This design comes from an exercise in tuning for small area and a short achievable clock period on the open sky130 flow, not from production work. Where RTL was checked, it was by simulation tests only, not by an equivalence proof against the original. Some runs may be left out. An edit can pass the tests and still lose a function that they never use. No functional check of the RTL was part of run 2.

$ cat config.mk
export PLATFORM = sky130hd
export DESIGN_NAME = maxtrix
export DESIGN_NICKNAME = maxtrix
export VERILOG_FILES = /design/flow/design.v
export SDC_FILE = /design/flow/constraint.sdc
export NUM_CORES = 4
export LEC_CHECK = 0
export CAP_MARGIN = 20
export CORE_MARGIN = 2
export CORE_UTILIZATION = 40
export SLEW_MARGIN = 20
$ cat constraint.sdc
create_clock -name core_clock -period 13.0 [get_ports {clk}]
set_input_delay 2.6000 -clock core_clock [delete_from_list [all_inputs] [get_ports {clk}]]
set_output_delay 2.6000 -clock core_clock [all_outputs]
set_load 0.01 [all_outputs]
$ cat design.v
module fix_mult #(
  parameter INPUT_WIDTH  = 16             ,
  parameter OUTPUT_WIDTH = 2 * INPUT_WIDTH 
)
(
  input  [INPUT_WIDTH-1:0 ] multiplicand,  
  input  [INPUT_WIDTH-1:0 ] multiplier  ,  
  output [OUTPUT_WIDTH-1:0] result         
);
  logic [INPUT_WIDTH-1:0][OUTPUT_WIDTH-1:0] pre_result;  
  logic [INPUT_WIDTH-1:0][OUTPUT_WIDTH-1:0] sum       ;  
  logic [OUTPUT_WIDTH-1:0] multiplicand_ext;
  assign multiplicand_ext = OUTPUT_WIDTH'(multiplicand);
  genvar i;
  generate
    for (i = INPUT_WIDTH-1; i >= 0; i--) begin
      always_comb begin : proc_pre_result_iw_normal
        pre_result[i] = {OUTPUT_WIDTH{multiplier[i]}} & (multiplicand_ext << i);
      end
    end
  endgenerate
  assign sum[0] = pre_result[0];
  generate
    for (i = 1; i < INPUT_WIDTH; i++) begin
      assign sum[i] = pre_result[i] + sum[i-1];
    end
  endgenerate
  assign result = sum[INPUT_WIDTH-1];
endmodule
module maxtrix (
	input clk,     
	input [4:0] e12_in,e13_in,e14_in,e21_in,e23_in,e24_in,e31_in,e32_in,e34_in,
	input set,
	input start, 
	input rst_n,   
	input [31:0] xp,xs,xl,xti,
	output logic [7:0] xn,
	output logic done,
	output logic [31:0] xpn,xsn,xln,xtin
);
	localparam INPUT_WIDTH = 32;
	logic [31:0] M11,M22,M33,M44;
	logic [7:0] pre_M11,pre_M22,pre_M33,pre_M44;
	logic [6:0] sum_M1_1,sum_M2_1,sum_M3_1,sum_M4_1;
	logic [4:0] e12,e13,e14,e21,e23,e24,e31,e32,e34;
	assign sum_M1_1 = {1'b0,e12} + {1'b0,e13};
	assign pre_M11 = {1'b0,sum_M1_1} + {2'b00,e14};
	assign sum_M2_1 = {1'b0,e21} + {1'b0,e23};
	assign pre_M22 = {1'b0,sum_M2_1} + {2'b00,e24};
	assign sum_M3_1 = {1'b0,e31} + {1'b0,e32};
	assign pre_M33 = {1'b0,sum_M3_1} + {2'b00,e34};
	assign sum_M4_1 = {1'b0,e12} + {1'b0,e13};
	assign pre_M44 = {1'b0,sum_M4_1} + {2'b00,e14};
	assign M11 = (~{24'b0,pre_M11})+1'b1;
	assign M22 = (~{24'b0,pre_M22})+1'b1;
	assign M33 = (~{24'b0,pre_M33})+1'b1;
	assign M44 = (~{24'b0,pre_M44})+1'b1;
	logic [31:0] mult_result_11,mult_result_12,mult_result_13,mult_result_14;
	logic [31:0] add_result_11,add_result_12;
	logic [31:0] row1;
	fix_mult #(
		.INPUT_WIDTH (32),
		.OUTPUT_WIDTH(INPUT_WIDTH)
		)
	mult_row1_1 (
		.multiplier  (xp),
		.multiplicand(M11),
		.result      (mult_result_11)
		);
	fix_mult #(
		.INPUT_WIDTH (32),
		.OUTPUT_WIDTH(INPUT_WIDTH)
		)
	mult_row1_2 (
		.multiplier  (xs),
		.multiplicand({27'b0,e12}),
		.result      (mult_result_12)
		);
	fix_mult #(
		.INPUT_WIDTH (32),
		.OUTPUT_WIDTH(INPUT_WIDTH)
		)
	mult_row1_3 (
		.multiplier  (xl),
		.multiplicand({27'b0,e13}),
		.result      (mult_result_13)
		);
	fix_mult #(
		.INPUT_WIDTH (32),
		.OUTPUT_WIDTH(INPUT_WIDTH)
		)
	mult_row1_4 (
		.multiplier  (xti),
		.multiplicand({27'b0,e14}),
		.result      (mult_result_14)
		);
	assign add_result_11 = mult_result_11 + mult_result_12;
	assign add_result_12 = mult_result_13 + mult_result_14;
	assign row1 = add_result_11 + add_result_12;
	logic [31:0] mult_result_21,mult_result_22,mult_result_23,mult_result_24;
	logic [31:0] add_result_21,add_result_22;
	logic [31:0] row2;
	fix_mult #(
		.INPUT_WIDTH (32),
		.OUTPUT_WIDTH(INPUT_WIDTH)
		)
	mult_row2_1 (
		.multiplier  (xp),
		.multiplicand({27'b0,e21}),
		.result      (mult_result_21)
		);
	fix_mult #(
		.INPUT_WIDTH (32),
		.OUTPUT_WIDTH(INPUT_WIDTH)
		)
	mult_row2_2 (
		.multiplier  (xs),
		.multiplicand(M22),
		.result      (mult_result_22)
		);
	fix_mult #(
		.INPUT_WIDTH (32),
		.OUTPUT_WIDTH(INPUT_WIDTH)
		)
	mult_row2_3 (
		.multiplier  (xl),
		.multiplicand({27'b0,e23}),
		.result      (mult_result_23)
		);
	fix_mult #(
		.INPUT_WIDTH (32),
		.OUTPUT_WIDTH(INPUT_WIDTH)
		)
	mult_row2_4 (
		.multiplier  (xti),
		.multiplicand({27'b0,e24}),
		.result      (mult_result_24)
		);
	assign add_result_21 = mult_result_21 + mult_result_22;
	assign add_result_22 = mult_result_23 + mult_result_24;
	assign row2 = add_result_21 + add_result_22;
	logic [31:0] mult_result_31,mult_result_32,mult_result_33,mult_result_34;
	logic [31:0] add_result_31,add_result_32;
	logic [31:0] row3;
	fix_mult #(
		.INPUT_WIDTH (32),
		.OUTPUT_WIDTH(INPUT_WIDTH)
		)
	mult_row3_1 (
		.multiplier  (xp),
		.multiplicand({27'b0,e31}),
		.result      (mult_result_31)
		);
	fix_mult #(
		.INPUT_WIDTH (32),
		.OUTPUT_WIDTH(INPUT_WIDTH)
		)
	mult_row3_2 (
		.multiplier  (xs),
		.multiplicand({27'b0,e32}),
		.result      (mult_result_32)
		);
	fix_mult #(
		.INPUT_WIDTH (32),
		.OUTPUT_WIDTH(INPUT_WIDTH)
		)
	mult_row3_3 (
		.multiplier  (xl),
		.multiplicand(M33),
		.result      (mult_result_33)
		);
	fix_mult #(
		.INPUT_WIDTH (32),
		.OUTPUT_WIDTH(INPUT_WIDTH)
		)
	mult_row3_4 (
		.multiplier  (xti),
		.multiplicand({27'b0,e34}),
		.result      (mult_result_34)
		);
	assign add_result_31 = mult_result_31 + mult_result_32;
	assign add_result_32 = mult_result_33 + mult_result_34;
	assign row3 = add_result_31 + add_result_32;
	logic [31:0] mult_result_41,mult_result_42,mult_result_43,mult_result_44;
	logic [31:0] add_result_41,add_result_42;
	logic [31:0] row4;
	fix_mult #(
		.INPUT_WIDTH (32),
		.OUTPUT_WIDTH(INPUT_WIDTH)
		)
	mult_row4_1 (
		.multiplier  (xp),
		.multiplicand({27'b0,e12}),
		.result      (mult_result_41)
		);
	fix_mult #(
		.INPUT_WIDTH (32),
		.OUTPUT_WIDTH(INPUT_WIDTH)
		)
	mult_row4_2 (
		.multiplier  (xs),
		.multiplicand({27'b0,e13}),
		.result      (mult_result_42)
		);
	fix_mult #(
		.INPUT_WIDTH (32),
		.OUTPUT_WIDTH(INPUT_WIDTH)
		)
	mult_row4_3 (
		.multiplier  (xl),
		.multiplicand({27'b0,e14}),
		.result      (mult_result_43)
		);
	fix_mult #(
		.INPUT_WIDTH (32),
		.OUTPUT_WIDTH(INPUT_WIDTH)
		)
	mult_row4_4 (
		.multiplier  (xti),
		.multiplicand(M44),
		.result      (mult_result_44)
		);
	assign add_result_41 = mult_result_41 + mult_result_42;
	assign add_result_42 = mult_result_43 + mult_result_44;
	assign row4 = add_result_41 + add_result_42;
	logic [7:0] pre_xn;
	assign pre_xn = row1[7:0]^row2[7:0]^row3[7:0]^row4[7:0];
	always_ff @(posedge clk or negedge rst_n) begin : proc_xn
		if(~rst_n) begin
			xn <= 0;
			xpn <=0;
			xsn <= 0;
			xln <=0;
			xtin <= 0;
			done <=0;
		end else begin
			if (start) begin
				xn <= pre_xn;
				done <= 1;
				xpn <= row1[31:0];
				xsn <= row2[31:0];
				xln <= row3[31:0];
				xtin <= row4[31:0];
			end
			else
				begin
					xn <= xn;
				done <= 0;
				xpn <= xpn;
				xsn <= xsn;
				xln <= xln;
				xtin <= xtin;
				end
		end
	end
	always_ff @(posedge clk or negedge rst_n) begin : proc_e
		if(~rst_n) begin
			e12 <= 0;
			e13 <= 0;
			e14 <= 0;
			e21 <= 0;
			e23 <= 0;
			e24 <= 0;
			e31 <= 0;
			e32 <= 0;
			e34 <= 0;
		end else begin
			if (set) begin
				e12 <= e12_in;
				e13 <= e13_in;
				e14 <= e14_in;
				e21 <= e21_in;
				e23 <= e23_in;
				e24 <= e24_in;
				e31 <= e31_in;
				e32 <= e32_in;
				e34 <= e34_in;
			end
			else begin
				e12 <= e12;
				e13 <= e13;
				e14 <= e14;
				e21 <= e21;
				e23 <= e23;
				e24 <= e24;
				e31 <= e31;
				e32 <= e32;
				e34 <= e34;
			end
		end
	end
endmodule
$ cat run.sh
#!/bin/bash
# synth_recipe.tcl (not shown) runs the flow's synth.tcl, then flattens the netlist and writes it again
# the make line also repeats each setting of config.mk as NAME=value (left out here)
make -C /OpenROAD-flow-scripts/flow DESIGN_CONFIG=/design/flow/config.mk WORK_HOME=/design/flow/orfs CLKGATE_MAP_FILE= SYNTH_SCRIPT=/design/flow/synth_recipe.tcl finish
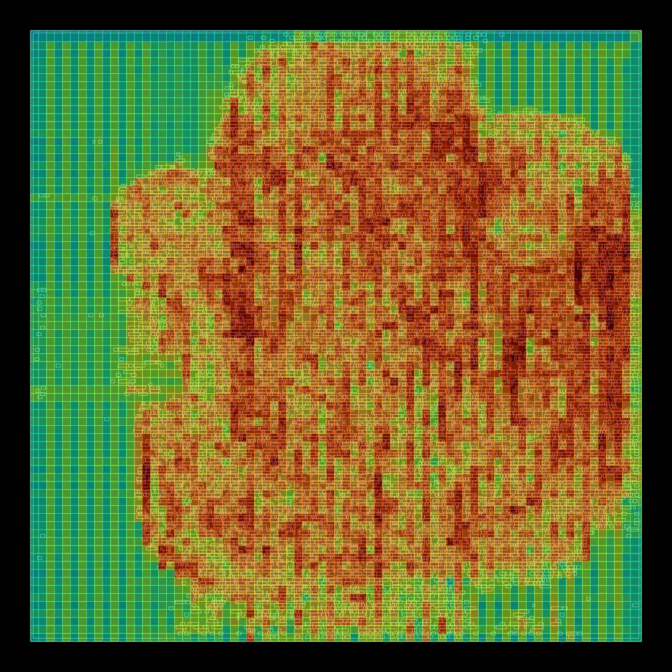
Figure 1: run 1, routing congestion.
layer with the highest usage after global routing: met2
utilization after layout: 43.2%
Wirelength per Cell: 25.9 um

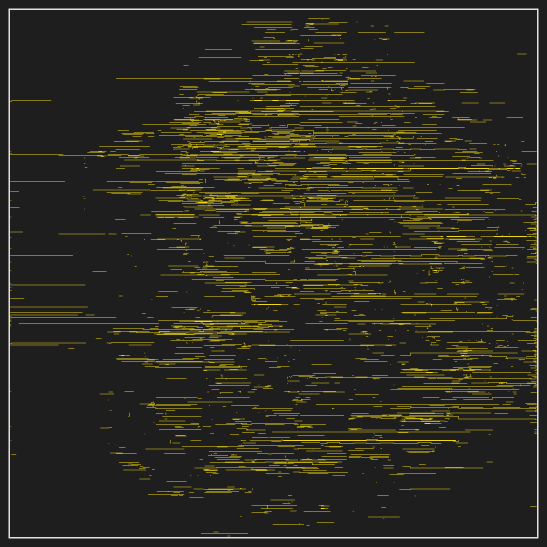
Figure 2: run 1, metal 3.
Scale: 1 px per um.
share of all routed wire: 9.2%
longest straight run: 232 um
global routing usage on met3: 6.44%
total vias in the final route: 77.9k

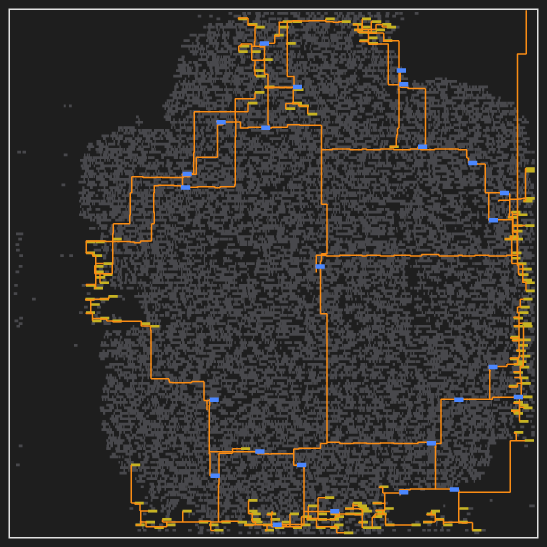
Figure 3: run 1, routed clock nets over the placement.
Scale: 1 px per um.
legend:
  orange:
    item: clock wires
    length: 5680 um
  blue:
    item: clock-net drivers
    count: 25
  yellow:
    item: flip-flops
    count: 182
flops lie: all over the die
final clock skew: 0.0408 ns
later-pin clock latency in the skew report: 0.64 ns

[run 1: Yosys cell counts (all sizes together), types with 4 or more instances]
cell       n  area (um2)
a2111o     4        45.0
a211oi    14         105
a21o      43         323
a21oi     96         480
a31oi      4        25.0
and2    1193        7460
and3       7        43.8
clkbuf   610        2290
dfrtp    182        4550
fa      3137       62800
ha       491        6140
inv     2924       11000
mux2     135        1520
nand2   1822        6840
nand2b    49         307
nand3     18        90.1
nand3b     6        45.0
nand4      9        56.3
nor2      62         233
nor2b     38         238
nor3      14        70.1
nor3b      5        37.5
o21a      15         113
o21ai     55         275
o21bai    17         128
o31ai      8        60.1
o41ai      4        42.6
or2        4        25.0
or3        6        37.5
xnor2    320        2810
xnor3     13         294
xor2      59         524
[run 1: worst reg2reg max path: cells and delay by family (launching register included)]
family	cells	cell delay, ns
compound gates	8	2.65
xor+xnor	1	0.70
fa+ha+maj	13	5.96
flops	1	0.39
buf+inv	5	0.58
simple gates	5	1.15
[run 1: cell families after synthesis]
family	synth area share [%]
adders and majority gates	63.0
buffers and inverters	12.1
and+or+nand+nor	14.2
xor gates and xnor gates	3.32
AOI/OAI and AO/OA	1.77
DFF	4.16
muxes	1.40
[run 1: state kept, by name (all words and copies together) (netlist names)]
signal and flops:
e24 5, done 1, xpn 32, e21 5, e23 5, e14 5, xtin 32, e32 5
xln 32, xsn 32, e31 5, xn 8, e34 5, e12 5, e13 5
[run 1: layout make-up]
class	instances	share of cell area, %
Clock inverter	5	0.0255
Antenna cell	42	0.0893
Tap cell	3589	3.81
Timing Repair Buffer	597	4.40
Clock buffer	28	0.558
Inverter	2925	9.32
Multi-Input combinational cell	7697	77.9
Sequential cell	182	3.88
[run 1: per-layer routing]
metal | part of all wire [%] | track usage, %
met1 | 37 | 35.8
met3 | 9.2 | 6.44
met4 | 6.5 | 15.7
met2 | 47 | 47.4
met5 | 0.056 | 0
[run 1: path summary, 6_finish.rpt]
check / end / slack, ns / cells after the start
hold / removal: xsn[1] / 0.49 / 2
setup reg to reg: xtin[30] / 1.47 / 32
hold reg to reg: xsn[1] / 0.49 / 2
min in group asynchronous: xsn[16] / 1.87 / 1
max in group asynchronous: xtin[28] / 9.39 / 3
setup / recovery: xtin[30] / 1.47 / 32
[run 1: through the flow]
stage	utilization (%)	hold slack [ns]
2_1_floorplan	-	0.513
3_3_place_gp	42.9	0.463
5_1_grt	43.1	0.500
3_5_place_dp	42.9	0.471
4_1_cts	43.1	0.493
6_report	43.2	0.486
==> notes.md, run 1 <==
- The number of antenna violations at the first check in global routing was 72.
- The initial detailed-routing violation count is 6430.
- The total setup violations reported at the end of the flow is 0.
- The count of standard-cell rows is 192.
- The first-pass iteration count of the detailed router is 6.
- The final hold violation count is 0.
- The top flip-flop cell by instance count after synthesis is sky130_fd_sc_hd__dfrtp_1.
- After clock tree synthesis, the setup repair step added 0 buffers.
- The routed via count divided by cell count is 5.17.
- The total number of nets in the final design is 15.2k.
- The effective utilization at floorplan is 40.1%.
- The register area is 4570 um2.
- The gate family responsible for the most delay along the worst path is adder cells.
- Summing all non-filler instances in the final layout gives an area of 118000 um2.
- In this run, placement finished with an instance count of 15.0k.
- The count of mapped cells out of synthesis is 11.4k.
- The critical path capture point type is a register.
- The number of synthesized register bits is 182.
- The worst hold path begins at xsn[1].
- Yosys mapped a number of flops with a built-in enable equal to 0.
- The total count of max-transition violations in the final report came to 0.
- The die is 527 um tall.
- The critical-path cell with the highest stage delay is sky130_fd_sc_hd__a2111oi_0.
- The most numerous cell type found on the critical path is sky130_fd_sc_hd__fa_1.
- The H-tree generated during clock tree synthesis spans 4 levels.
- The flow ran to the end and the layout has no timing, DRC or antenna violations.
- The startpoint of the most critical setup path is e13[2].
- The total of hold buffers inserted after clock tree synthesis is 0.
- The proportion of synthesized chip area in sequential cells is 4.16%.
- The placed instances occupy a cell area of 117000 um2.
- The longest individual stage delay on the worst path is 0.78 ns.
- The post-detailed-route DRC marker count is 0.
- The fraction of layout instances using a drive strength above 1 is 4.71%.
- STA classifies the critical path startpoint as a register.
- The largest net degree at the start of global routing is 53.
- The library cells used most frequently in the layout, excluding fill and tap cells, are sky130_fd_sc_hd__fa_1 (3136), sky130_fd_sc_hd__inv_1 (2924), sky130_fd_sc_hd__nand2_1 (1822).
- The total of cells resized after clock tree synthesis is 0.
- After detailed routing, the total wire length is 391000 um.
- The accumulated negative setup slack is 0 ns.
- The port buffer count is 313.
- The tightest min-delay check is of the reg2reg type.
- Setup repair after global routing left no endpoint under its margin.
- The first global-routing pass estimated 580000 um of wire.
- The data arrival time of the worst path is 12.07 ns.
- The layout overhead on the synthesized area is 7.60%.
- For this run, asynchronously set or reset flops after synthesis account for 100%.
- The worst path setup slack after routing is 1.47 ns.
- The clock buffer count from CTS is 25.
- The count of pins on the block boundary is 314.
- CTS saw 182 sinks.
- The core outline area is 273000 um2.
- Based on the critical path, the design can be clocked at up to 86.7 MHz.
- At the worst endpoint, the required time is 13.54 ns.
- The placed wire-length estimate is 326000 um.
- The final cycle utilization of the critical path is 88.7%.
- At the placement stage, the worst setup path has a slack of 1.25 ns.
- The global-route usage over all layers is 29.0%.
- The final antenna-violating net count is 0.
- The congestion estimate from routability-driven global placement came to 0.986.
- The clock transition at the registers of the reported paths is 0.10 ns.
- The path type of the worst setup path is reg2reg.
- TritonCTS built the clock tree.
- Leaving out fill and tap cells, the most frequent cell in the layout is sky130_fd_sc_hd__fa_1.
- Along the worst path, the maximum fanout reaches 24.
- The master cell of the clock root buffer is sky130_fd_sc_hd__clkbuf_16.
- Summed over all layers, the global routing overflow is 0.
- After layout, the minimum clock period comes to 11.53 ns.
- The netlist area before placement is 109000 um2.
- The startpoint identified for the worst register-to-register timing path is e13[2].
- The warning count from the yosys run is 2.
## Run 2: large edit since run 1, in outline
design.v: 292 -> 9545 lines; modules unchanged: 0
  maxtrix: edited, 263 -> 9537 lines
  maxtrix_fa: new, 4 lines
  maxtrix_ha: new, 4 lines
  removed: fix_mult
==> module maxtrix_ha as of run 2 <==
module maxtrix_ha (input a, input b, output s, output co);
	assign s = a ^ b;
	assign co = a & b;
endmodule
==> module maxtrix_fa as of run 2 <==
module maxtrix_fa (input a, input b, input c, output s, output co);
	assign s = a ^ b ^ c;
	assign co = (a & b) | (a & c) | (b & c);
endmodule
--- a/config.mk
+++ b/config.mk
@@ -6,6 +6,9 @@
 export NUM_CORES = 4
 export LEC_CHECK = 0
+export ABC_AREA = 1
 export CAP_MARGIN = 20
 export CORE_MARGIN = 2
 export CORE_UTILIZATION = 40
 export SLEW_MARGIN = 20
+export SYNTH_HIERARCHICAL = 1
+export SYNTH_MINIMUM_KEEP_SIZE = 0
==> notes.md, run 2 <==
- The total wire length is 249000 um.
- The clock buffer count from CTS is 17.
- The worst path setup slack after routing is 2.77 ns.
- The post-detailed-route DRC marker count is 0.
- The routed via count divided by cell count is 6.08.
- The final hold violation count is 0.
- Derived from the worst setup path, the maximum achievable clock frequency is 97.8 MHz.
- By count the netlist is led by sky130_fd_sc_hd__nand2_1 (1177), sky130_fd_sc_hd__o22ai_1 (852), sky130_fd_sc_hd__fa_1 (843), sky130_fd_sc_hd__inv_1 (728), sky130_fd_sc_hd__xor2_1 (634).
- Setup violations remaining at the end of the flow were counted as 0.
- The cell type contributing the most total cell area after synthesis is sky130_fd_sc_hd__fa_1.
- The register area is 4560 um2.
- In this run, synthesis produced a sequential element count of 182.
- The tree is rooted in a sky130_fd_sc_hd__clkbuf_16.
- The cell seen most often among critical-path stages is sky130_fd_sc_hd__nand2_1.
- The path type of the worst setup path is in2reg.
- The critical path capture point type is a register.
- The buffer count from post-CTS setup fixing is 0.
- The CTS tree is yes.
- The total count of max-transition violations in the final report is 0.
- Ranked by total cell area, the synthesized netlist is headed by sky130_fd_sc_hd__fa_1 (31%), sky130_fd_sc_hd__xor2_1 (10%), sky130_fd_sc_hd__o22ai_1 (9.7%).
- The transition time of the tightest slew-check pin is 1.09 ns.
- For this run, asynchronously set or reset flops after synthesis account for 100%.
- The most common cell after layout, fill and taps aside is sky130_fd_sc_hd__nand2_1.
- Once detail routing completed, the nets flagged for antenna violations numbered 0.
- The clock period could shrink to 10.23 ns.
- The congestion estimate from routability-driven global placement came to 1.04.
- Summed over all layers, the global routing overflow is 0.
- The detailed-route via count is 52.4k.
- The wire-length estimate of the detail-placed layout is 200000 um.
- In the final layout, the multi-input gates occupy 46000 um2.
- Setup total negative slack on the finished layout was measured at 0 ns.
- After layout, the worst path uses 78.7% of the clock period.
- The port buffer count is 313.
- The worst endpoint required time is 13.43 ns.
- The netlist area before placement is 55200 um2.
- The placed instances occupy a cell area of 59900 um2.
- The depth of the worst register-to-register path is 29.
- The number of antenna violations at the first check in global routing is 13.
- The hold-critical path depth is 2.
- Counting along the longest clock path gives a buffer depth of 2.
- The top flip-flop cell by instance count after synthesis is sky130_fd_sc_hd__dfrtp_1.
- In this run the biggest area consumer among cell types represents 30.6% of the synthesized area.
- The fraction of layout instances using a drive strength above 1 is 6.45%.
- The maximum fanout count along the critical path is 12.
- The first-pass GRT wire length is 356000 um.
- Setup repair after global routing left no endpoint under its margin.
- The die outline area is 141000 um2.
- The flow ran to the end and the layout has no timing, DRC or antenna violations.
- The number of enable-type register cells in the synthesized netlist is 0.
- The die outline width is 375 um.
- After technology mapping, the gate count stands at 6782.
- In the layout the commonest cells are sky130_fd_sc_hd__nand2_1 (1177), sky130_fd_sc_hd__o22ai_1 (852), sky130_fd_sc_hd__fa_1 (843).
- The critical-path cell with the highest stage delay is sky130_fd_sc_hd__clkdlybuf4s50_1.
- Before CTS, the worst setup slack after placement is 2.27 ns.
- The initial detailed-routing violation count is 6664.
- The global-route usage over all layers is 34.9%.
- The core outline area is 137000 um2.
- During synthesis, Yosys emitted a total of 7 warnings.
- The count of pins on the block boundary is 314.
- Each instance of the synthesized netlist takes up on average 8.13 um2.
- The class of the worst hold path is reg2reg.
- The clock transition at the registers of the reported paths is 0.11 ns.
- The total of cells resized after clock tree synthesis is 0.
- In this run, distinct cell masters in the synthesized netlist total 60.
- The critical path startpoint category is a primary input.
- For the worst setup path, the data arrival time is 10.65 ns.
- The H-tree was split into 4 levels.
- Yosys instantiated no cell more often than sky130_fd_sc_hd__nand2_1.
- The total of hold buffers inserted after clock tree synthesis is 0.
- The layout overhead on the synthesized area is 9.90%.
- The vertical die dimension is 375 um.
- The number of sinks handled by clock tree synthesis is 182.
- The largest net degree at the start of global routing is 158.
- For this configuration, the core starts out at a cell density of 40.2%.
- The first-pass iteration count of the detailed router is 8.
- The longest individual stage delay on the worst path is 0.57 ns.
- For this run, the post-layout net count is 8234.
- The proportion of synthesized chip area in sequential cells is 8.26%.
[run 2: cell types whose count changed in the layout (fill, tap and decap cells not counted), sizes merged, moves of 217 or more]
cell	change
and2	-1186
fa	-2294
inv	-2144
nand2	-603
o21ai	+217
o22ai	+852
xnor2	-244
xor2	+577
[run 2: kinds of logic (layout without fill, tap and decap cells)]
logic type | after synthesis | after routing | synth area share, %
flops | 182 | 182 | 8.26
fa+ha+maj | 1251 | 1251 | 39.9
simple gates | 1809 | 1809 | 14.0
compound gates | 1563 | 1563 | 17.5
other cells | 1 | 7 | 0.00680
buf+inv | 1246 | 1280 | 8.63
mux | 18 | 18 | 0.368
xor+xnor | 712 | 712 | 11.3
[run 2: metal layers]
metal / GRT usage [%] / share of wire [%] / up-vias / wire length, um
li1: - / - / 22800 / -
met1: 44.1 / 39 / 25400 / 95800
met2: 51.6 / 42 / 3383 / 105000
met3: 9.40 / 11 / 757 / 26300
met4: 24.4 / 8.5 / 14 / 21200
met5: 0 / 0.044 / - / 110
[run 2: worst paths after layout]
path	startpoint	endpoint	slack, ns
max	xp[0]	xtin[25]	2.77
min	xpn[1]	xpn[1]	0.48
max reg2reg	e12[1]	xpn[23]	5.16
min reg2reg	xpn[1]	xpn[1]	0.48
max in group asynchronous	rst_n	e23[3]	9.49
min in group asynchronous	rst_n	e24[2]	2.05
[run 2: final cells by class]
class	instances	share of cell area (%)
antenna	3	0.0124
clock buffer	17	0.702
clock inverter	15	0.343
inverter	802	4.98
multi-input combinational	5357	75.9
sequential	182	7.52
tap	1794	3.70
timing repair buffer	446	6.84
[run 2: modules after synthesis (local to each module, per instance)]
module | copies in the design | flip-flops and latches
maxtrix_fa | 793 | 0
maxtrix_ha | 99 | 0
maxtrix | 1 | 182
[run 2: critical path, delay by kind of cell]
| family | cells | cell delay (ns) |
|---|---|---|
| xor+xnor | 1 | 0.39 |
| compound gates | 9 | 1.36 |
| fa+ha+maj | 8 | 3.28 |
| simple gates | 14 | 1.96 |
| buf+inv | 6 | 1.05 |
[run 2: per-stage QoR]
| stage | hold WS [ns] | util, % | cells |
|---|---|---|---|
| finish | 0.478 | 44.2 | 8616 |
| global route | 0.508 | 44.2 | 8613 |
| CTS | 0.484 | 44.2 | 8612 |
| detailed placement | 0.460 | 43.7 | 8580 |
| global placement | 0.457 | 43.7 | 8580 |
| floorplan | 0.485 | - | 6785 |
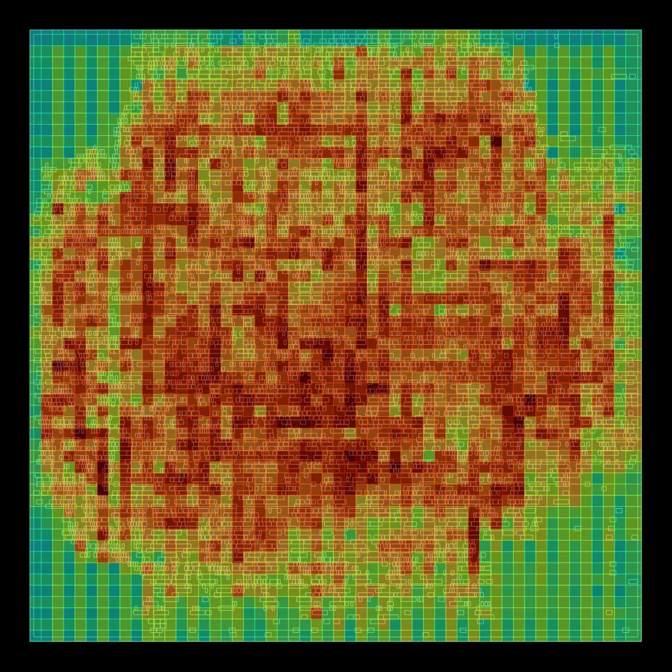
Figure 4: run 2, routing congestion.
met2 Usage GRT: 51.6%
Wirelength per Cell: 28.9 um
GR met1 Demand/Resource: 44.1%

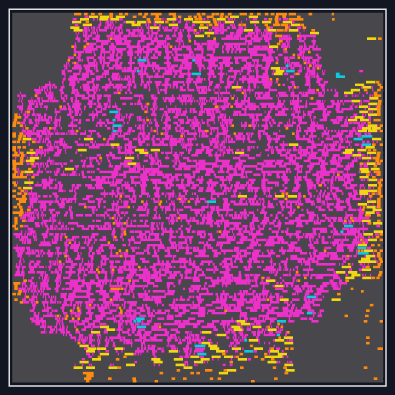
Figure 5: run 2, placed cells, one colour a class.
Scale: 1 px per um. Fill, decap, tap and diode cells in grey.
legend:
  yellow:
    class: registers
    cells: 182
    share_of_their_area: 7.8%
  cyan:
    class: clock drivers and dummy loads
    cells: 32
    share_of_their_area: 1.1%
  orange:
    class: remaining buffers and delay cells
    cells: 446
    share_of_their_area: 7.1%
  magenta:
    class: remaining logic cells
    cells: 6159
    share_of_their_area: 84%
sequential share of cell area: 7.52%
Design Area, Final: 60600 um2
number of placement rows: 136
utilization after layout: 44.2%

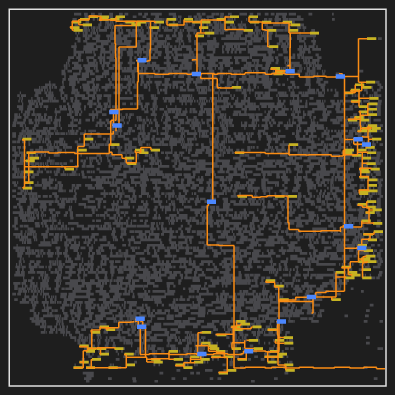
Figure 6: run 2, routed clock nets over the placement.
Scale: 1 px per um.
legend:
  orange:
    item: clock wires
    length: 4400 um
  yellow:
    item: flip-flops
    count: 182
  blue:
    item: clock-net drivers
    count: 17
flops lie: all over the die
later-pin clock latency in the skew report: 0.58 ns
final clock skew: 0.0246 ns

[what the ideal ports hide]
No port has a modelled driver above. Below, the same layouts with a new extraction and two added sets of constraints.
Step 1, drivers: a clkbuf_16 drives clk and a buf_2 each remaining input, both assumed.
Step 2 adds t to the input delays and takes it off the output delays; t is the mean of the earliest and latest rising clock arrival at the registers after step 1. Input paths then give back, and output paths get back, about the clock's delay inside the block.
Slacks: ideal ports / drivers / drivers and shift; pairs: ideal ports / drivers.
run | t, ns | setup slack, ns | clock arrival spread, ns | pins driven straight from the clock port
run 1 | 0.730 | 1.466 / 1.466 / 1.167 | 0.049 / 0.049 | 1
run 2 | 0.641 | 2.775 / 2.826 / 2.185 | 0.031 / 0.031 | 1
After both steps setup and hold are still met in every run listed. The setup slack of run 2, which loses most, moves by +0.051 ns with the drivers and by -0.590 ns with both steps.
